Background: an optimization exercise with open tools, aiming at small area, a short achievable clock period and few clock cycles per item. Do not read the settings as production practice.
Only simulation tests tie the RTL to the original design; equivalence was not proved.
Power figures rest on the tool's default switching activity, not on a simulated workload.

`flow/design.v`:
```
`timescale 1ns / 1ps
module QarmaMultiCycle #(
    parameter ROUNDS = 7
) (
    input  wire        clock,
    input  wire        reset,
    input  wire        input_valid,
    input  wire        input_bits_encrypt,
    input  wire [63:0] input_bits_keyh,
    input  wire [63:0] input_bits_keyl,
    input  wire [63:0] input_bits_tweak,
    input  wire [63:0] input_bits_text,
    input  wire        output_ready,
    output reg         output_valid,
    output wire [63:0] output_bits_result
);
    localparam [63:0] ALPHA = 64'hC0AC29B7C97C50DD;
    localparam [3:0]  LAST  = 2 * ROUNDS;
    function [63:0] rc;
        input [2:0] i;
        case (i)
            3'd0: rc = 64'h0000000000000000;
            3'd1: rc = 64'h13198A2E03707344;
            3'd2: rc = 64'hA4093822299F31D0;
            3'd3: rc = 64'h082EFA98EC4E6C89;
            3'd4: rc = 64'h452821E638D01377;
            3'd5: rc = 64'hBE5466CF34E90C6C;
            3'd6: rc = 64'h3F84D5B5B5470917;
            default: rc = 64'h9216D5D98979FB1B;
        endcase
    endfunction
    function [3:0] sb;
        input [3:0] x;
        case (x)
            4'h0: sb = 4'd10; 4'h1: sb = 4'd13; 4'h2: sb = 4'd14; 4'h3: sb = 4'd6;
            4'h4: sb = 4'd15; 4'h5: sb = 4'd7;  4'h6: sb = 4'd3;  4'h7: sb = 4'd5;
            4'h8: sb = 4'd9;  4'h9: sb = 4'd8;  4'hA: sb = 4'd0;  4'hB: sb = 4'd12;
            4'hC: sb = 4'd11; 4'hD: sb = 4'd1;  4'hE: sb = 4'd2;  default: sb = 4'd4;
        endcase
    endfunction
    function [3:0] sbi;
        input [3:0] x;
        case (x)
            4'd10: sbi = 4'h0; 4'd13: sbi = 4'h1; 4'd14: sbi = 4'h2; 4'd6:  sbi = 4'h3;
            4'd15: sbi = 4'h4; 4'd7:  sbi = 4'h5; 4'd3:  sbi = 4'h6; 4'd5:  sbi = 4'h7;
            4'd9:  sbi = 4'h8; 4'd8:  sbi = 4'h9; 4'd0:  sbi = 4'hA; 4'd12: sbi = 4'hB;
            4'd11: sbi = 4'hC; 4'd1:  sbi = 4'hD; 4'd2:  sbi = 4'hE; default: sbi = 4'hF;
        endcase
    endfunction
    function [3:0] cl;
        input [63:0] s;
        input [3:0] i;
        cl = s[63 - 4*i -: 4];
    endfunction
    function [63:0] sub;
        input [63:0] s;
        integer i;
        for (i = 0; i < 16; i = i + 1) sub[63 - 4*i -: 4] = sb(s[63 - 4*i -: 4]);
    endfunction
    function [63:0] sub_inv;
        input [63:0] s;
        integer i;
        for (i = 0; i < 16; i = i + 1) sub_inv[63 - 4*i -: 4] = sbi(s[63 - 4*i -: 4]);
    endfunction
    function [63:0] shuf;
        input [63:0] s;
        shuf = {cl(s,0), cl(s,11), cl(s,6), cl(s,13), cl(s,10), cl(s,1), cl(s,12), cl(s,7),
                cl(s,5), cl(s,14), cl(s,3), cl(s,8), cl(s,15), cl(s,4), cl(s,9), cl(s,2)};
    endfunction
    function [63:0] shuf_inv;
        input [63:0] s;
        shuf_inv = {cl(s,0), cl(s,5), cl(s,15), cl(s,10), cl(s,13), cl(s,8), cl(s,2), cl(s,7),
                    cl(s,11), cl(s,14), cl(s,4), cl(s,1), cl(s,6), cl(s,3), cl(s,9), cl(s,12)};
    endfunction
    function [3:0] rho1;
        input [3:0] x;
        rho1 = {x[2:0], x[3]};
    endfunction
    function [3:0] rho2;
        input [3:0] x;
        rho2 = {x[1:0], x[3:2]};
    endfunction
    function [63:0] mix;
        input [63:0] s;
        integer r, c;
        for (r = 0; r < 4; r = r + 1)
            for (c = 0; c < 4; c = c + 1)
                mix[63 - 4*(4*r + c) -: 4] = rho1(s[63 - 4*(4*((r+1)%4) + c) -: 4])
                                           ^ rho2(s[63 - 4*(4*((r+2)%4) + c) -: 4])
                                           ^ rho1(s[63 - 4*(4*((r+3)%4) + c) -: 4]);
    endfunction
    function [3:0] lfsr;
        input [3:0] x;
        lfsr = {x[0] ^ x[1], x[3], x[2], x[1]};
    endfunction
    function [3:0] lfsr_inv;
        input [3:0] x;
        lfsr_inv = {x[2], x[1], x[0], x[3] ^ x[0]};
    endfunction
    function [63:0] tw_next;
        input [63:0] t;
        reg [63:0] p;
        begin
            p = {cl(t,6), cl(t,5), cl(t,14), cl(t,15), cl(t,0), cl(t,1), cl(t,2), cl(t,3),
                 cl(t,7), cl(t,12), cl(t,13), cl(t,4), cl(t,8), cl(t,9), cl(t,10), cl(t,11)};
            tw_next = {lfsr(cl(p,0)), lfsr(cl(p,1)), cl(p,2), lfsr(cl(p,3)),
                       lfsr(cl(p,4)), cl(p,5), cl(p,6), cl(p,7),
                       lfsr(cl(p,8)), cl(p,9), cl(p,10), lfsr(cl(p,11)),
                       cl(p,12), lfsr(cl(p,13)), cl(p,14), cl(p,15)};
        end
    endfunction
    function [63:0] tw_prev;
        input [63:0] t;
        reg [63:0] p;
        begin
            p = {lfsr_inv(cl(t,0)), lfsr_inv(cl(t,1)), cl(t,2), lfsr_inv(cl(t,3)),
                 lfsr_inv(cl(t,4)), cl(t,5), cl(t,6), cl(t,7),
                 lfsr_inv(cl(t,8)), cl(t,9), cl(t,10), lfsr_inv(cl(t,11)),
                 cl(t,12), lfsr_inv(cl(t,13)), cl(t,14), cl(t,15)};
            tw_prev = {cl(p,4), cl(p,5), cl(p,6), cl(p,7), cl(p,11), cl(p,1), cl(p,0), cl(p,8),
                       cl(p,12), cl(p,13), cl(p,14), cl(p,15), cl(p,9), cl(p,10), cl(p,2), cl(p,3)};
        end
    endfunction
    reg        busy;
    reg [3:0]  step;
    reg [63:0] st;
    reg [63:0] tk;
    reg [63:0] w0;
    reg [63:0] k0;
    wire [63:0] w1 = {w0[0], w0[63:1]} ^ {63'd0, w0[63]};
    wire [63:0] f_in  = st ^ k0 ^ rc(step[2:0]) ^ tk;
    wire [63:0] f_out = (step == 4'd0) ? sub(f_in) : sub(mix(shuf(f_in)));
    wire [63:0] m_a   = sub(mix(shuf(st ^ w1 ^ tk)));
    wire [63:0] m_b   = shuf_inv(mix(shuf(m_a)) ^ k0);
    wire [63:0] m_out = shuf_inv(mix(sub_inv(m_b))) ^ w0 ^ tk;
    wire [3:0]  b_idx  = LAST - step;
    wire [63:0] b_s    = sub_inv(st);
    wire [63:0] b_t    = (b_idx == 4'd0) ? b_s : shuf_inv(mix(b_s));
    wire [63:0] b_out  = b_t ^ k0 ^ ALPHA ^ rc(b_idx[2:0]) ^ tk ^ ((b_idx == 4'd0) ? w1 : 64'd0);
    assign output_bits_result = st;
    always @(posedge clock) begin
        if (reset) begin
            busy <= 1'b0;
            step <= 4'd0;
            output_valid <= 1'b0;
        end else if (input_valid) begin
            busy <= 1'b1;
            step <= 4'd0;
            output_valid <= 1'b0;
            st <= input_bits_text ^ input_bits_keyh;
            tk <= input_bits_tweak;
            w0 <= input_bits_keyh;
            k0 <= input_bits_keyl;
        end else if (busy) begin
            step <= step + 4'd1;
            if (step < ROUNDS) begin
                st <= f_out;
                tk <= tw_next(tk);
            end else if (step == ROUNDS) begin
                st <= m_out;
                tk <= tw_prev(tk);
            end else begin
                st <= b_out;
                tk <= tw_prev(tk);
                if (step == LAST) begin
                    busy <= 1'b0;
                    output_valid <= 1'b1;
                end
            end
            if (step != LAST) output_valid <= 1'b0;
        end else begin
            output_valid <= 1'b0;
        end
    end
endmodule
`timescale 1ns / 1ps
module hash_engine(
    input wire clk,
    input wire reset,
    input wire [127:0] metadata,
    input wire [127:0] key,
    input wire [63:0] pointer,
    input wire start,
    output wire [15:0] hash,
    output wire done
);
    reg get_start;
    reg start_qarma;
    reg [127:0] actual_metadata;
    always @ (posedge clk) begin
        if (reset) begin
            get_start <= 0;
            start_qarma <= 0;
            actual_metadata <= 0;
        end else begin
            if (start) begin
                get_start <= 1;
                actual_metadata <= metadata;
            end else begin
                get_start <= 0;
                actual_metadata <= actual_metadata;
            end
            if (get_start) begin
                start_qarma <= 1;
            end else begin
                start_qarma <= 0;
            end
        end
    end
    wire [63:0] masked_pointer = (pointer >> actual_metadata[125:120]) << actual_metadata[125:120];
    wire [63:0] result;
    assign hash = result[15:0];
    QarmaMultiCycle dut (
        .clock(clk),
        .reset(reset),
        .input_valid(start_qarma),
        .input_bits_encrypt(1'b1),
        .input_bits_keyh(key[127:64]),
        .input_bits_keyl(key[63:0]),
        .input_bits_tweak( actual_metadata[127:64] ^ actual_metadata[63:0] ),
        .input_bits_text(masked_pointer),
        .output_ready(1'b1),
        .output_valid(done),
        .output_bits_result(result)
    );
endmodule
`timescale 1ns / 1ps
module metadata_memory #(
    parameter ENTRIES = 4,
    parameter IDX_W   = 2
) (
    input  wire         clk,
    input  wire         ena,
    input  wire [3:0]   wea,
    input  wire [17:0]  addra,
    input  wire [31:0]  dina,
    output reg  [31:0]  douta,
    input  wire         enb,
    input  wire [15:0]  web,
    input  wire [15:0]  addrb,
    input  wire [127:0] dinb,
    output reg  [127:0] doutb
);
    reg [127:0] mem [0:ENTRIES-1];
    reg [31:0]  douta_q;
    reg [127:0] doutb_q;
    wire [IDX_W-1:0] ia = addra[IDX_W+1:2];
    wire [1:0]       wa = addra[1:0];
    wire [IDX_W-1:0] ib = addrb[IDX_W-1:0];
    integer b;
    always @(posedge clk) begin
        if (ena) begin
            for (b = 0; b < 4; b = b + 1)
                if (wea[b]) mem[ia][32*wa + 8*b +: 8] <= dina[8*b +: 8];
            douta_q <= mem[ia][32*wa +: 32];
            douta <= douta_q;
        end
        if (enb) begin
            doutb_q <= mem[ib];
            doutb <= doutb_q;
        end
    end
endmodule
`timescale  1ps / 1ps
module dma_guard_ctrl_interface (
    input  wire ctrl_clk,
    input  wire reset,
    input  wire [31:0]              ctrl_s_axi_awaddr,
    input  wire [7:0]               ctrl_s_axi_awlen,
    input  wire [2:0]               ctrl_s_axi_awsize,
    input  wire [1:0]               ctrl_s_axi_awburst,
    input  wire                     ctrl_s_axi_awlock,
    input  wire [3:0]               ctrl_s_axi_awcache,
    input  wire [2:0]               ctrl_s_axi_awprot,
    input  wire                     ctrl_s_axi_awvalid,
    output reg                      ctrl_s_axi_awready,
    input  wire [31:0]              ctrl_s_axi_wdata,
    input  wire [15:0]              ctrl_s_axi_wstrb,
    input  wire                     ctrl_s_axi_wlast,
    input  wire                     ctrl_s_axi_wvalid,
    output reg                      ctrl_s_axi_wready,
    output reg  [1:0]               ctrl_s_axi_bresp,  
    output reg                      ctrl_s_axi_bvalid,
    input  wire                     ctrl_s_axi_bready,
    input  wire [31:0]              ctrl_s_axi_araddr,
    input  wire [7:0]               ctrl_s_axi_arlen,
    input  wire [2:0]               ctrl_s_axi_arsize,
    input  wire [1:0]               ctrl_s_axi_arburst,
    input  wire                     ctrl_s_axi_arlock,
    input  wire [3:0]               ctrl_s_axi_arcache,
    input  wire [2:0]               ctrl_s_axi_arprot,
    input  wire                     ctrl_s_axi_arvalid,
    output reg                      ctrl_s_axi_arready,
    output reg  [31:0]              ctrl_s_axi_rdata,
    output reg  [1:0]               ctrl_s_axi_rresp,  
    output reg                      ctrl_s_axi_rlast,
    output reg                      ctrl_s_axi_rvalid,
    input  wire                     ctrl_s_axi_rready,
    output reg                      ena,
    output reg  [3:0]               wea,
    output reg  [17:0]              addra,
    output reg  [31:0]              dina,
    input  wire [31:0]              douta,
    output wire [127:0]             key
);
    localparam STATE_IDLE =             4'h0;
    localparam STATE_WRITE_METADATA =   4'h1;
    localparam STATE_WRITE_KEY =        4'h2;
    localparam STATE_WRITE_LAST =       4'h3;
    localparam STATE_READ_METADATA  =   4'h4;
    localparam STATE_READ_KEY =         4'h5;
    localparam STATE_READ_KEY_LAST =    4'h6;
    localparam STATE_RESET =            4'h7;
    localparam STATE_READ_METADATA_LAST=4'h8;
    reg [4:0] state;
    reg [31:0] key_storage [0:3];
    reg key_wen;
    reg [1:0] key_addr;
    reg [31:0] key_din;
    assign key = { key_storage[3], key_storage[2], key_storage[1], key_storage[0] };
    reg [8:0] read_counter;
    always @ (posedge ctrl_clk) begin
        if (reset) begin
            key_storage[3] <= 32'h0f0f0f0f;
            key_storage[2] <= 32'h0e0e0e0e;
            key_storage[1] <= 32'h0d0d0d0d;
            key_storage[0] <= 32'h0c0c0c0c;
        end else begin
            if (key_wen) begin
                key_storage[key_addr] <= key_din;
            end        
        end
    end
    reg [1:0] previous_read_valid;
    reg [1:0] previous_read_last;
    always @ (posedge ctrl_clk) begin
        if (reset) begin
            state <= STATE_IDLE;
            ctrl_s_axi_awready <= 0;
            ctrl_s_axi_wready <= 0;
            ctrl_s_axi_bresp <= 0;
            ctrl_s_axi_bvalid <= 0;
            ctrl_s_axi_arready <= 0;
            ctrl_s_axi_rdata <= 0;
            ctrl_s_axi_rresp <= 0;
            ctrl_s_axi_rlast <= 0;
            ctrl_s_axi_rvalid <= 0;
            ena <= 1;
            wea <= 0;
            addra <= 0;
            dina <= 0;
            key_wen <= 0;
            key_addr <= 0;
            key_din <= 0;
            read_counter <= 0;
            previous_read_valid <= 0;
            previous_read_last <= 0;
        end else begin
            case (state)
                STATE_IDLE: begin
                    if (ctrl_s_axi_awvalid) begin
                        ctrl_s_axi_awready <= 1;
                        if ((ctrl_s_axi_awaddr & 32'h100000) == 32'h100000) begin
                            state <= STATE_WRITE_METADATA;
                            addra <= ctrl_s_axi_awaddr[19:2] - 1;    
                        end else begin
                            state <= STATE_WRITE_KEY;
                            key_addr <= ctrl_s_axi_awaddr[3:2] - 1;  
                        end
                    end else if (ctrl_s_axi_arvalid) begin
                        ctrl_s_axi_arready <= 1;
                        read_counter <= ctrl_s_axi_arlen + 1;
                        if ((ctrl_s_axi_araddr & 32'h100000) == 32'h100000) begin
                            state <= STATE_READ_METADATA;
                            addra <= ctrl_s_axi_araddr[19:2];        
                        end else begin
                            state <= STATE_READ_KEY;
                            key_addr <= ctrl_s_axi_araddr[3:2];      
                        end
                    end else begin
                        state <= STATE_IDLE;
                    end
                end
                STATE_READ_KEY: begin
                    ctrl_s_axi_arready <= 0;
                    if (ctrl_s_axi_rready) begin
                        key_addr <= key_addr + 1;
                        ctrl_s_axi_rdata <= key_storage[key_addr];
                        ctrl_s_axi_rvalid <= 1;
                        read_counter <= read_counter - 1;
                        if (read_counter == 1) begin
                            ctrl_s_axi_rlast <= 1;
                            state <= STATE_READ_KEY_LAST;
                        end else begin
                            state <= STATE_READ_KEY;
                        end
                    end
                end
                STATE_READ_METADATA: begin
                    ctrl_s_axi_arready <= 0;
                    if (ctrl_s_axi_rready) begin
                        addra <= addra + 1;
                        previous_read_valid <= { 1'b1, previous_read_valid[1] };
                        read_counter <= read_counter - 1;
                        if (read_counter == 1) begin
                            previous_read_last <= 2'b10;
                            state <= STATE_READ_METADATA_LAST;
                        end else begin
                            state <= STATE_READ_METADATA;
                        end
                    end else begin
                        previous_read_valid <= { 1'b0, previous_read_valid[1] };
                        previous_read_last <= { 1'b0, previous_read_last[1] };
                        state <= STATE_READ_METADATA;
                    end
                    if (previous_read_valid[0]) begin
                        ctrl_s_axi_rvalid <= 1;
                        ctrl_s_axi_rdata <= douta;
                    end
                end
                STATE_READ_KEY_LAST: begin
                    ctrl_s_axi_rlast <= 0;
                    ctrl_s_axi_rvalid <= 0;
                    state <= STATE_RESET; 
                end
                STATE_READ_METADATA_LAST: begin
                    if ((previous_read_valid & 2'b10) == 2'b10) begin
                        state <= STATE_READ_METADATA_LAST;
                    end else begin
                        state <= STATE_RESET; 
                    end
                    if (previous_read_valid[0]) begin
                        ctrl_s_axi_rvalid <= 1;
                        ctrl_s_axi_rdata <= douta;
                    end
                    if (previous_read_last[0]) begin
                        ctrl_s_axi_rlast <= 1;
                    end
                    previous_read_valid <= { 1'b0, previous_read_valid[1] };
                    previous_read_last <= { 1'b0, previous_read_last[1] };
                end
                STATE_WRITE_KEY: begin
                    ctrl_s_axi_awready <= 0;
                    ctrl_s_axi_wready <= 1;
                    if (ctrl_s_axi_wvalid) begin
                        key_addr <= key_addr + 1;
                        key_wen <= 1;
                        key_din <= ctrl_s_axi_wdata;
                        if (ctrl_s_axi_wlast) begin
                            state <= STATE_WRITE_LAST;
                        end else begin
                            state <= STATE_WRITE_KEY;
                        end
                    end else begin
                        key_wen <= 0;
                        state <= STATE_WRITE_KEY;
                    end
                end
                STATE_WRITE_METADATA: begin
                    ctrl_s_axi_awready <= 0;
                    ctrl_s_axi_wready <= 1;
                    if (ctrl_s_axi_wvalid) begin
                        addra <= addra + 1;
                        wea <= 4'hf;
                        dina <= ctrl_s_axi_wdata;
                        if (ctrl_s_axi_wlast) begin
                            state <= STATE_WRITE_LAST; 
                        end else begin
                            state <= STATE_WRITE_METADATA;
                        end
                    end else begin
                        wea <= 0;
                        state <= STATE_WRITE_METADATA;
                    end
                end
                STATE_WRITE_LAST: begin
                    key_wen <= 0;
                    wea <= 0;
                    if (ctrl_s_axi_bready) begin
                        ctrl_s_axi_bvalid <= 1;
                        state <= STATE_RESET;
                    end else begin
                        state <= STATE_WRITE_LAST;
                    end
                end
                STATE_RESET: begin
                    state <= STATE_IDLE;
                    ctrl_s_axi_awready <= 0;
                    ctrl_s_axi_wready <= 0;
                    ctrl_s_axi_bresp <= 0;
                    ctrl_s_axi_bvalid <= 0;
                    ctrl_s_axi_arready <= 0;
                    ctrl_s_axi_rdata <= 0;
                    ctrl_s_axi_rresp <= 0;
                    ctrl_s_axi_rlast <= 0;
                    ctrl_s_axi_rvalid <= 0;
                    ena <= 1;
                    wea <= 0;
                    addra <= 0;
                    dina <= 0;
                    key_wen <= 0;
                    key_addr <= 0;
                    key_din <= 0;
                    read_counter <= 0;
                    previous_read_last <= 0;
                    previous_read_valid <= 0;
                end
            endcase
        end
    end
endmodule
`timescale 1ns / 1ps
module dma_guard_data_interface(
    input wire data_clk,
    input wire reset,
    input  wire [63:0]              data_s_axi_awaddr,
    input  wire [7:0]               data_s_axi_awlen,
    input  wire [2:0]               data_s_axi_awsize,
    input  wire [1:0]               data_s_axi_awburst,
    input  wire                     data_s_axi_awlock,
    input  wire [3:0]               data_s_axi_awcache,
    input  wire [2:0]               data_s_axi_awprot,
    input  wire                     data_s_axi_awvalid,
    output wire                     data_s_axi_awready,
    input  wire [2:0]               data_s_axi_awid,
    input  wire [63:0]              data_s_axi_araddr,
    input  wire [7:0]               data_s_axi_arlen,
    input  wire [2:0]               data_s_axi_arsize,
    input  wire [1:0]               data_s_axi_arburst,
    input  wire                     data_s_axi_arlock,
    input  wire [3:0]               data_s_axi_arcache,
    input  wire [2:0]               data_s_axi_arprot,
    input  wire                     data_s_axi_arvalid,
    output wire                     data_s_axi_arready,
    input  wire [2:0]               data_s_axi_arid,
    output wire [33:0]              data_m_axi_awaddr,
    output wire [7:0]               data_m_axi_awlen,
    output wire [2:0]               data_m_axi_awsize,
    output wire [1:0]               data_m_axi_awburst,
    output wire                     data_m_axi_awlock,
    output wire [3:0]               data_m_axi_awcache,
    output wire [2:0]               data_m_axi_awprot,
    output wire                     data_m_axi_awvalid,
    input  wire                     data_m_axi_awready,
    output wire [2:0]               data_m_axi_awid,
    output wire [33:0]              data_m_axi_araddr,
    output wire [7:0]               data_m_axi_arlen,
    output wire [2:0]               data_m_axi_arsize,
    output wire [1:0]               data_m_axi_arburst,
    output wire                     data_m_axi_arlock,
    output wire [3:0]               data_m_axi_arcache,
    output wire [2:0]               data_m_axi_arprot,
    output wire                     data_m_axi_arvalid,
    input  wire                     data_m_axi_arready,
    output wire [2:0]               data_m_axi_arid,
    output reg                      enb,
    output wire [15:0]              web,
    output reg  [15:0]              addrb,
    output wire [127:0]             dinb,
    input  wire [127:0]             doutb,
    input wire [127:0]              key,
    output reg                      interrupt
);
    assign data_m_axi_awaddr =  data_s_axi_awaddr[33:0];
    assign data_m_axi_awlen =   data_s_axi_awlen; 
    assign data_m_axi_awsize =  data_s_axi_awsize;
    assign data_m_axi_awburst = data_s_axi_awburst;
    assign data_m_axi_awlock =  data_s_axi_awlock;
    assign data_m_axi_awcache = data_s_axi_awcache;
    assign data_m_axi_awprot =  data_s_axi_awprot;
    assign data_m_axi_awid =    data_s_axi_awid;
    assign data_m_axi_araddr =  data_s_axi_araddr[33:0];
    assign data_m_axi_arlen =   data_s_axi_arlen;
    assign data_m_axi_arsize =  data_s_axi_arsize;
    assign data_m_axi_arburst = data_s_axi_arburst;
    assign data_m_axi_arlock =  data_s_axi_arlock;
    assign data_m_axi_arcache = data_s_axi_arcache;
    assign data_m_axi_arprot =  data_s_axi_arprot;
    assign data_m_axi_arid =    data_s_axi_arid;
    reg access_is_valid;
    reg awready;
    reg arready;
    reg arvalid;
    reg awvalid;
    reg start;
    localparam STATE_IDLE =             4'h0;
    localparam STATE_READ_METADATA =    4'h1;
    localparam STATE_WAIT_HASH =        4'h2;
    localparam STATE_WAIT_STABLE =      4'h3;
    localparam STATE_WAIT_METADATA =    4'h4;
    localparam STATE_FINISH_METADATA =  4'h5;
    localparam STATE_WAIT_META_FULL =   4'h6;
    reg [3:0] state;
    assign web = 16'd0;
    assign dinb = 128'd0;
    assign data_s_axi_awready = awready;
    assign data_s_axi_arready = arready;
    assign data_m_axi_awvalid = awvalid;
    assign data_m_axi_arvalid = arvalid;
    reg [63:0] pointer_to_check;
    reg [47:0] last_byte_to_access;
    reg [15:0] pac_to_authenticate;
    wire [15:0] hash;
    wire done;
    reg lower_bound_ok;
    reg upper_bound_ok;
    reg hold_ready;
    always @ (posedge data_clk) begin
      if (reset) begin
        enb <= 0;
        addrb <= 0;
        access_is_valid <= 1;
        awready <= 0;
        arready <= 0;
        arvalid <= 0;
        awvalid <= 0;
        interrupt <= 0;
        state <= STATE_IDLE;
        start <= 0;
        hold_ready <= 0;
        lower_bound_ok <= 0;
        upper_bound_ok <= 0;
        pointer_to_check <= 0;
        last_byte_to_access <= 0;
        pac_to_authenticate <= 0;
      end else begin
        if (state == STATE_IDLE) begin
            lower_bound_ok <= 0;
            upper_bound_ok <= 0;
            if (data_s_axi_arvalid && arready == 0 && hold_ready == 0) begin    
                state <= STATE_WAIT_STABLE; 
                pointer_to_check <= data_s_axi_araddr[47:0];
                pac_to_authenticate <= data_s_axi_araddr[63:48];
                addrb <= data_s_axi_araddr[63:48];
                last_byte_to_access <= data_s_axi_araddr[47:0] + data_s_axi_arlen;
                hold_ready <= 1;
                arready <= 1; 
                arvalid <= 1;
            end else if (data_s_axi_awvalid && awready == 0 && hold_ready == 0) begin
                state <= STATE_WAIT_STABLE; 
                pointer_to_check <= data_s_axi_awaddr[47:0];
                pac_to_authenticate <= data_s_axi_awaddr[63:48];
                addrb <= data_s_axi_awaddr[63:48];
                last_byte_to_access <= data_s_axi_awaddr[47:0] + data_s_axi_awlen;
                hold_ready <= 1;
                awready <= 1;
                awvalid <= 1;
            end else begin
                state <= STATE_IDLE;
            end
        end else if (state == STATE_WAIT_STABLE) begin
            awready <= 0;
            arready <= 0;
            arvalid <= 0;
            awvalid <= 0;
            enb <= 1;
            state <= STATE_WAIT_METADATA;
        end else if (state == STATE_WAIT_METADATA) begin
            state <= STATE_READ_METADATA;
        end else if (state == STATE_READ_METADATA) begin
            state <= STATE_FINISH_METADATA;
        end else if (state == STATE_FINISH_METADATA) begin
            state <= STATE_WAIT_META_FULL;
        end else if (state == STATE_WAIT_META_FULL) begin
            start <= 1;
            enb <= 0;
            state <= STATE_WAIT_HASH;
            if (metadata[95:48] <= pointer_to_check) begin
                lower_bound_ok <= 1;
            end else begin
                lower_bound_ok <= 0;
            end
            if (metadata[47:0] >= last_byte_to_access) begin
                upper_bound_ok <= 1;
            end else begin
                upper_bound_ok <= 0;
            end
        end else if (state == STATE_WAIT_HASH) begin
            start <= 0;
            if (done) begin
                state <= STATE_IDLE;
                if (((pac_to_authenticate == hash) && (upper_bound_ok && lower_bound_ok))) begin
                    hold_ready <= 0;
                end else begin
                    interrupt <= 1;
                end
            end else begin
                state <= STATE_WAIT_HASH; 
            end
        end
      end
    end
    wire [127:0] metadata;
    assign metadata = doutb;
    hash_engine hash_calculator (
        .clk(data_clk),
        .reset(reset),
        .metadata(metadata),
        .key(key),
        .pointer(pointer_to_check),
        .start(start),
        .hash(hash),
        .done(done)
    );
endmodule
`timescale 1ns / 1ps
module dma_guard (
    input wire clk,
    input wire reset_n,
    input  wire [31:0]              ctrl_s_axi_awaddr,
    input  wire [7:0]               ctrl_s_axi_awlen,
    input  wire [2:0]               ctrl_s_axi_awsize,
    input  wire [1:0]               ctrl_s_axi_awburst,
    input  wire                     ctrl_s_axi_awlock,
    input  wire [3:0]               ctrl_s_axi_awcache,
    input  wire [2:0]               ctrl_s_axi_awprot,
    input  wire                     ctrl_s_axi_awvalid,
    output wire                     ctrl_s_axi_awready,
    input  wire [31:0]              ctrl_s_axi_wdata,
    input  wire [15:0]              ctrl_s_axi_wstrb,
    input  wire                     ctrl_s_axi_wlast,
    input  wire                     ctrl_s_axi_wvalid,
    output wire                     ctrl_s_axi_wready,
    output wire [1:0]               ctrl_s_axi_bresp,
    output wire                     ctrl_s_axi_bvalid,
    input  wire                     ctrl_s_axi_bready,
    input  wire [31:0]              ctrl_s_axi_araddr,
    input  wire [7:0]               ctrl_s_axi_arlen,
    input  wire [2:0]               ctrl_s_axi_arsize,
    input  wire [1:0]               ctrl_s_axi_arburst,
    input  wire                     ctrl_s_axi_arlock,
    input  wire [3:0]               ctrl_s_axi_arcache,
    input  wire [2:0]               ctrl_s_axi_arprot,
    input  wire                     ctrl_s_axi_arvalid,
    output wire                     ctrl_s_axi_arready,
    output wire [31:0]              ctrl_s_axi_rdata,
    output wire [1:0]               ctrl_s_axi_rresp,
    output wire                     ctrl_s_axi_rlast,
    output wire                     ctrl_s_axi_rvalid,
    input  wire                     ctrl_s_axi_rready,
    input  wire [63:0]              data_s_axi_awaddr,
    input  wire [7:0]               data_s_axi_awlen,
    input  wire [2:0]               data_s_axi_awsize,
    input  wire [1:0]               data_s_axi_awburst,
    input  wire                     data_s_axi_awlock,
    input  wire [3:0]               data_s_axi_awcache,
    input  wire [2:0]               data_s_axi_awprot,
    input  wire                     data_s_axi_awvalid,
    output wire                     data_s_axi_awready,
    input  wire [2:0]               data_s_axi_awid,
    input  wire [63:0]              data_s_axi_araddr,
    input  wire [7:0]               data_s_axi_arlen,
    input  wire [2:0]               data_s_axi_arsize,
    input  wire [1:0]               data_s_axi_arburst,
    input  wire                     data_s_axi_arlock,
    input  wire [3:0]               data_s_axi_arcache,
    input  wire [2:0]               data_s_axi_arprot,
    input  wire                     data_s_axi_arvalid,
    output wire                     data_s_axi_arready,
    input  wire [2:0]               data_s_axi_arid,
    output wire [33:0]              data_m_axi_awaddr,
    output wire [7:0]               data_m_axi_awlen,
    output wire [2:0]               data_m_axi_awsize,
    output wire [1:0]               data_m_axi_awburst,
    output wire                     data_m_axi_awlock,
    output wire [3:0]               data_m_axi_awcache,
    output wire [2:0]               data_m_axi_awprot,
    output wire                     data_m_axi_awvalid,
    input  wire                     data_m_axi_awready,
    output wire [2:0]               data_m_axi_awid,
    output wire [33:0]              data_m_axi_araddr,
    output wire [7:0]               data_m_axi_arlen,
    output wire [2:0]               data_m_axi_arsize,
    output wire [1:0]               data_m_axi_arburst,
    output wire                     data_m_axi_arlock,
    output wire [3:0]               data_m_axi_arcache,
    output wire [2:0]               data_m_axi_arprot,
    output wire                     data_m_axi_arvalid,
    input  wire                     data_m_axi_arready,
    output wire [2:0]               data_m_axi_arid,
    output wire interrupt
);
    wire        ena;
    wire [3:0]  wea;
    wire [17:0] addra;
    wire [31:0] dina;
    wire [31:0] douta;
    wire        enb;
    wire [15:0] web;
    wire [15:0] addrb;
    wire [127:0]dinb;
    wire [127:0]doutb;
    wire [127:0] key;
    metadata_memory metadata_table (
        .clk(clk),
        .ena(ena),
        .wea(wea),
        .addra(addra),
        .dina(dina),
        .douta(douta),
        .enb(enb),
        .web(web),
        .addrb(addrb),
        .dinb(dinb),
        .doutb(doutb)
    );
    dma_guard_ctrl_interface ctrl_interface (
        .ctrl_clk(clk),
        .reset(~reset_n),
        .ctrl_s_axi_awaddr(ctrl_s_axi_awaddr),
        .ctrl_s_axi_awlen(ctrl_s_axi_awlen),
        .ctrl_s_axi_awsize(ctrl_s_axi_awsize),
        .ctrl_s_axi_awburst(ctrl_s_axi_awburst),
        .ctrl_s_axi_awlock(ctrl_s_axi_awlock),
        .ctrl_s_axi_awcache(ctrl_s_axi_awcache),
        .ctrl_s_axi_awprot(ctrl_s_axi_awprot),
        .ctrl_s_axi_awvalid(ctrl_s_axi_awvalid),
        .ctrl_s_axi_awready(ctrl_s_axi_awready),
        .ctrl_s_axi_wdata(ctrl_s_axi_wdata),
        .ctrl_s_axi_wstrb(ctrl_s_axi_wstrb),
        .ctrl_s_axi_wlast(ctrl_s_axi_wlast),
        .ctrl_s_axi_wvalid(ctrl_s_axi_wvalid),
        .ctrl_s_axi_wready(ctrl_s_axi_wready),
        .ctrl_s_axi_bresp(ctrl_s_axi_bresp),
        .ctrl_s_axi_bvalid(ctrl_s_axi_bvalid),
        .ctrl_s_axi_bready(ctrl_s_axi_bready),
        .ctrl_s_axi_araddr(ctrl_s_axi_araddr),
        .ctrl_s_axi_arlen(ctrl_s_axi_arlen),
        .ctrl_s_axi_arsize(ctrl_s_axi_arsize),
        .ctrl_s_axi_arburst(ctrl_s_axi_arburst),
        .ctrl_s_axi_arlock(ctrl_s_axi_arlock),
        .ctrl_s_axi_arcache(ctrl_s_axi_arcache),
        .ctrl_s_axi_arprot(ctrl_s_axi_arprot),
        .ctrl_s_axi_arvalid(ctrl_s_axi_arvalid),
        .ctrl_s_axi_arready(ctrl_s_axi_arready),
        .ctrl_s_axi_rdata(ctrl_s_axi_rdata),
        .ctrl_s_axi_rresp(ctrl_s_axi_rresp),
        .ctrl_s_axi_rlast(ctrl_s_axi_rlast),
        .ctrl_s_axi_rvalid(ctrl_s_axi_rvalid),
        .ctrl_s_axi_rready(ctrl_s_axi_rready),
        .ena(ena),
        .wea(wea),
        .addra(addra),
        .dina(dina),
        .douta(douta),
        .key(key) 
    );
    dma_guard_data_interface data_interface (
        .data_clk(clk),
        .reset(~reset_n),
        .data_s_axi_awaddr(data_s_axi_awaddr),
        .data_s_axi_awlen(data_s_axi_awlen),
        .data_s_axi_awsize(data_s_axi_awsize),
        .data_s_axi_awburst(data_s_axi_awburst),
        .data_s_axi_awlock(data_s_axi_awlock),
        .data_s_axi_awcache(data_s_axi_awcache),
        .data_s_axi_awprot(data_s_axi_awprot),
        .data_s_axi_awvalid(data_s_axi_awvalid),
        .data_s_axi_awready(data_s_axi_awready),
        .data_s_axi_awid(data_s_axi_awid),
        .data_s_axi_araddr(data_s_axi_araddr),
        .data_s_axi_arlen(data_s_axi_arlen),
        .data_s_axi_arsize(data_s_axi_arsize),
        .data_s_axi_arburst(data_s_axi_arburst),
        .data_s_axi_arlock(data_s_axi_arlock),
        .data_s_axi_arcache(data_s_axi_arcache),
        .data_s_axi_arprot(data_s_axi_arprot),
        .data_s_axi_arvalid(data_s_axi_arvalid),
        .data_s_axi_arready(data_s_axi_arready),
        .data_s_axi_arid(data_s_axi_arid),
        .data_m_axi_awaddr(data_m_axi_awaddr),
        .data_m_axi_awlen(data_m_axi_awlen),
        .data_m_axi_awsize(data_m_axi_awsize),
        .data_m_axi_awburst(data_m_axi_awburst),
        .data_m_axi_awlock(data_m_axi_awlock),
        .data_m_axi_awcache(data_m_axi_awcache),
        .data_m_axi_awprot(data_m_axi_awprot),
        .data_m_axi_awvalid(data_m_axi_awvalid),
        .data_m_axi_awready(data_m_axi_awready),
        .data_m_axi_awid(data_m_axi_awid),
        .data_m_axi_araddr(data_m_axi_araddr),
        .data_m_axi_arlen(data_m_axi_arlen),
        .data_m_axi_arsize(data_m_axi_arsize),
        .data_m_axi_arburst(data_m_axi_arburst),
        .data_m_axi_arlock(data_m_axi_arlock),
        .data_m_axi_arcache(data_m_axi_arcache),
        .data_m_axi_arprot(data_m_axi_arprot),
        .data_m_axi_arvalid(data_m_axi_arvalid),
        .data_m_axi_arready(data_m_axi_arready),
        .data_m_axi_arid(data_m_axi_arid),
        .enb(enb),
        .web(web),
        .addrb(addrb),
        .dinb(dinb),
        .doutb(doutb),
        .key(key),
        .interrupt(interrupt)
    );
endmodule
```
`flow/run.sh`:
```
#!/bin/bash
# synth_recipe.tcl (not shown) runs the flow's synth.tcl, then flattens the netlist and writes it again
# the make line also repeats each setting of config.mk as NAME=value (left out here)
make -C /OpenROAD-flow-scripts/flow DESIGN_CONFIG=/design/flow/config.mk WORK_HOME=/design/flow/orfs CLKGATE_MAP_FILE= SYNTH_SCRIPT=/design/flow/synth_recipe.tcl finish
```
`flow/config.mk`:
```
export PLATFORM = sky130hd
export DESIGN_NAME = dma_guard
export DESIGN_NICKNAME = dma_guard
export VERILOG_FILES = /design/flow/design.v
export SDC_FILE = /design/flow/constraint.sdc
export NUM_CORES = 4
export LEC_CHECK = 0
export CAP_MARGIN = 20
export CORE_MARGIN = 2
export CORE_UTILIZATION = 40
export PLACE_DENSITY = 0.6
export SLEW_MARGIN = 20
```
`flow/constraint.sdc`:
```
create_clock -name core_clock -period 8.0 [get_ports {clk}]
set_input_delay 1.6000 -clock core_clock [delete_from_list [all_inputs] [get_ports {clk}]]
set_output_delay 1.6000 -clock core_clock [all_outputs]
set_load 0.01 [all_outputs]
```
==> impl_results.md <==
- CP Cell Sequence: xor3_1 > xor3_2 > o21a_1 > o22ai_1 > xor2_1 > xnor2_1 > xnor2_1 > o21ai_1 > xnor2_1 > xnor2_1 > o21ai_0 > o21ai_1 > a21oi_1 > nor2b_1 > o21ai_1 > o21a_1
- Quantity of gates resized following cts: 0
- Fmax: 0.157 GHz
- Hold-fix buffers at CTS: 0
- Stages on the worst setup path: 16
- DP Wirelength: 338,000 um
- Post-Synthesis Cells: 8,794
- Endpoint class of the critical path: register
- Synth warnings: 5
- Finished Layout Cells: 12.4k
- Maximum vdd drop: 0.308 mV
- Max Cap Viol: 0
- Biggest cell delay along the critical path: 0.83 ns
- Min cycle time layout: 6.37 ns
- Outcome: no timing/DRC/antenna violations
- Vias in the first global route: 68.6k
- Via Count: 74.4k
- Static Leakage: 39.4 nW
- Area of placed instances: 107,000 um^2
- Gr usage total: 33.1%
- Final Hold Viols: 0
- Worst-margin pin slew: 1.35 ns
- First-pass GRT wire length: 582,000 um
- Worst min path class: reg2reg
- Final worst slack: 1.63 ns
- RD Place Congestion: 1.02
- Post-CTS setup buffer count: 0
- Initial antenna violation count: 40
- Prevailing post-synth register cell: edfxtp_1
- Total grt overflow: 0
- Worst R2R Path Depth: 16
- Die height: 505 um
- Worst Path Buf+Inv: 0
- Post-Place Worst Slack: 1.68 ns
- Area grow syn2layout: 12.9%
Testbench counts, summed over its fixed seeds: cycles 30,048, items 1,200.
## power by group through the flow
stage	clock network [mW]	logic, mW	registers [mW]
6_report	8.79	14.4	11.7
5_1_grt	9.22	15.0	11.7
4_1_cts	8.90	14.1	11.6
3_5_place_dp	0	14.0	11.8
3_3_place_gp	0	13.9	11.8
2_1_floorplan	0	9.18	10.9
## cell usage in the layout (no fill, tap or decap), types with 74 or more instances in the layout
cell	netlist	routed
edfxtp_1	1152	1152
xnor2_1	908	906
nand2_1	807	802
nor2_1	627	619
dfxtp_1	518	504
a21oi_1	484	484
xor2_1	422	422
mux4_2	394	394
o21ai_0	387	381
clkdlybuf4s50_1	0	329
mux2i_1	282	282
inv_1	249	245
buf_4	130	221
clkbuf_16	0	188
nand3_1	134	134
ha_1	128	128
and2_1	139	125
xnor3_1	90	90
a211oi_1	83	83
o211a_1	74	74
## flip-flops by register name (all words and copies together), names as in the netlist, 9 cells and up, named ones only
signal                                          flops
data_interface.hash_calculator.dut.tk              64
ctrl_interface.read_counter                         9
metadata_table.douta                               32
data_interface.hash_calculator.actual_metadata    128
metadata_table.doutb                              128
data_interface.hash_calculator.dut.w0              64
data_interface.pointer_to_check                    48
data_interface.pac_to_authenticate                 16
ctrl_interface.ctrl_s_axi_rdata                    32
data_interface.hash_calculator.dut.b_s             64
ctrl_interface.key_din                             32
data_interface.hash_calculator.dut.k0              64
ctrl_interface.dina                                32
data_interface.hash_calculator.dut.st              64
metadata_table.doutb_q                            128
metadata_table.mem                                512
metadata_table.douta_q                             32
data_interface.last_byte_to_access                 48
ctrl_interface.key_storage                        128
## cell families (layout without fill, tap and decap cells)
group / count (synthesis) / after routing / synth area share [%]
simple gates: 2068 / 2068 / 9.12
compound gates: 1719 / 1719 / 11.3
flops: 1670 / 1670 / 44.8
xor+xnor: 1558 / 1558 / 16.6
buf+inv: 891 / 1164 / 3.89
mux: 757 / 757 / 12.6
fa+ha+maj: 130 / 130 / 1.64
other cells: 1 / 34 / 0.00374
## cell usage after synthesis (59+ instances only)
library cell     n  share of area [%]
xnor2_1        908                7.9
xor2_1         422                3.7
and2_1         139               0.87
xnor3_1         90                2.0
a22oi_1         69               0.52
o21ai_0        387                1.9
o211a_1         74               0.74
mux4_2         394                8.8
edfxtp_1      1152                 34
buf_1           89               0.33
inv_1          249               0.93
nand2_1        807                3.0
nor3_1          61               0.30
buf_4          130               0.97
mux2i_1        282                2.8
dfxtp_1        518                 10
and3_1          65               0.41
nor2_1         627                2.3
a21oi_1        484                2.4
ha_1           128                1.6
nand3_1        134               0.67
mux2_2          68               0.76
nor2b_1         65               0.41
o22ai_1         69               0.43
a21boi_0        59               0.44
clkbuf_1       359                1.3
o211ai_1        68               0.51
a211oi_1        83               0.62
## area by class of cell
| cell class | count | share of cell area (%) |
|---|---|---|
| Multi-Input combinational cell | 6236 | 45.6 |
| Tap cell | 3330 | 3.68 |
| Sequential cell | 1670 | 39.7 |
| Clock buffer | 244 | 4.46 |
| Clock inverter | 106 | 1.13 |
| Inverter | 257 | 0.866 |
| Timing Repair Buffer | 557 | 4.49 |
| Antenna cell | 30 | 0.0663 |
## worst min-delay path by stage
stage                                       start                               end  depth (start not counted)
6_report       metadata_table.douta_q[11]$_DFF_P_  metadata_table.douta[11]$_DFF_P_                          0
5_1_grt        metadata_table.douta_q[11]$_DFF_P_  metadata_table.douta[11]$_DFF_P_                          0
4_1_cts        metadata_table.douta_q[11]$_DFF_P_  metadata_table.douta[11]$_DFF_P_                          0
3_5_place_dp   metadata_table.douta_q[11]$_DFF_P_  metadata_table.douta[11]$_DFF_P_                          0
3_3_place_gp    metadata_table.douta_q[7]$_DFF_P_   metadata_table.douta[7]$_DFF_P_                          0
2_1_floorplan   metadata_table.douta_q[0]$_DFF_P_   metadata_table.douta[0]$_DFF_P_                          0
## stage by stage
step	power [mW]	hold slack (ns)
4_1_cts	34.6	0.268
3_3_place_gp	25.7	0.312
3_5_place_dp	25.8	0.312
2_1_floorplan	20.1	0.310
5_1_grt	35.9	0.273
6_report	34.9	0.271
## per-layer routing
layer	up-vias	wire length, um	GRT usage [%]	share of wire, %
met5	-	59	0	0.014
li1	32000	-	-	-
met4	10	15400	10.1	3.5
met1	38100	189000	48.5	44
met3	458	39500	5.76	9.1
met2	3760	190000	49.7	44
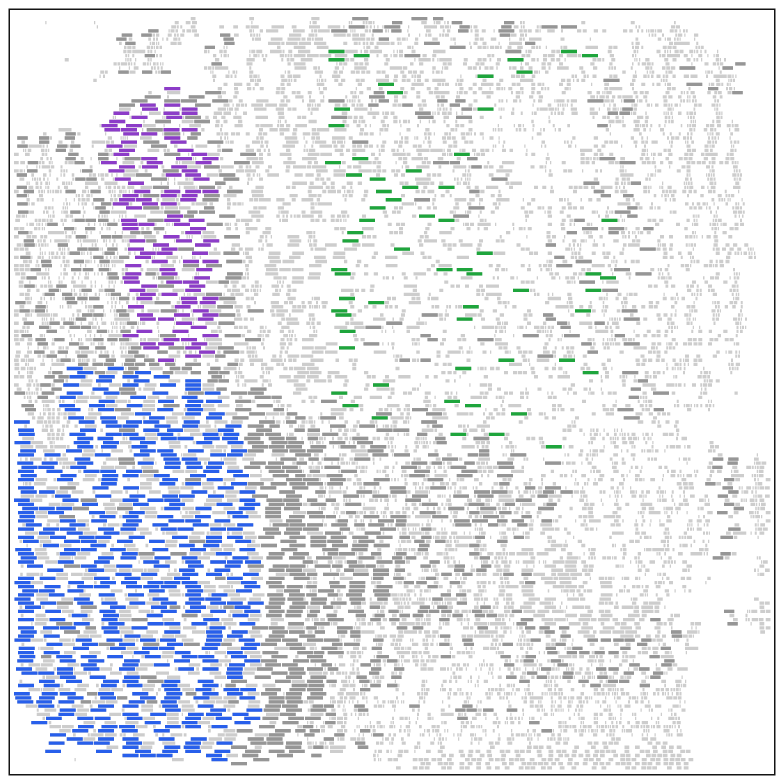
*Where the registers sit*
`data_interface.hash_calculator.dut.w0`: marked green, flops 64. `metadata_table.mem`: marked blue, flops 512. `ctrl_interface.key_storage`: marked purple, flops 128.
final core utilization: 45.5%
seq pwr: 11.7 mW
fraction of area in registers: 39.7%
area occupied by registers: 45,000 um^2

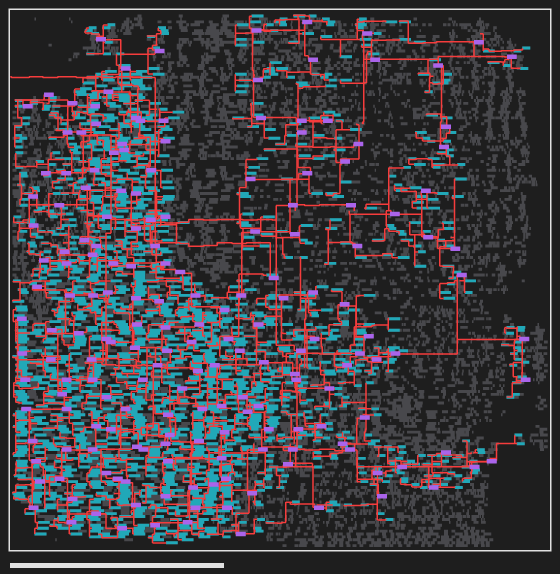
*Clock network drawn from the DEF*
The bar under the picture is 200 um long.
cells driving clock nets: marked purple, count 186. flip-flops: marked cyan, count 1,670. clock wires: marked red, length 22.0 mm.
There are 187 routed clock nets.
P_clk: 8.79 mW
Final Skew: 0.117 ns
Clock Latency Late Sink: 0.93 ns

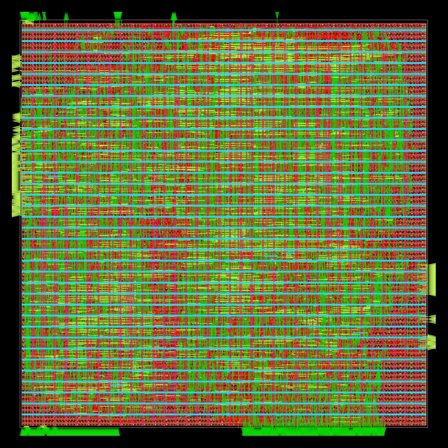
*Top view of the die*
Core Rows: 183
total routed wirelength: 433,000 um

-- re-timing with driven ports --
No port has a modelled driver above. Below, the same layout with a new extraction and two added sets of constraints.
Step 1 sets driving cells, clkbuf_16 on the clock port and buf_2 on the other inputs (assumed; they add their load-dependent delay and slew).
Step 2, shift: input delay + t, output delay - t, t = (earliest + latest rising clock arrival at the registers) / 2. This alone moves slack from input paths to output paths.
a / b / c = ideal / step 1 / step 2; a / b = the first two.
t (ns): 0.955
setup slack, ns: 1.633 / 1.633 / 1.591
worst setup path after step 2: input to register
worst data-port slew with drivers (ns): 0.09
After both steps this run still meets setup and hold. For this run, drivers alone change the setup slack by 0.000 ns; drivers and shift together by -0.042 ns.
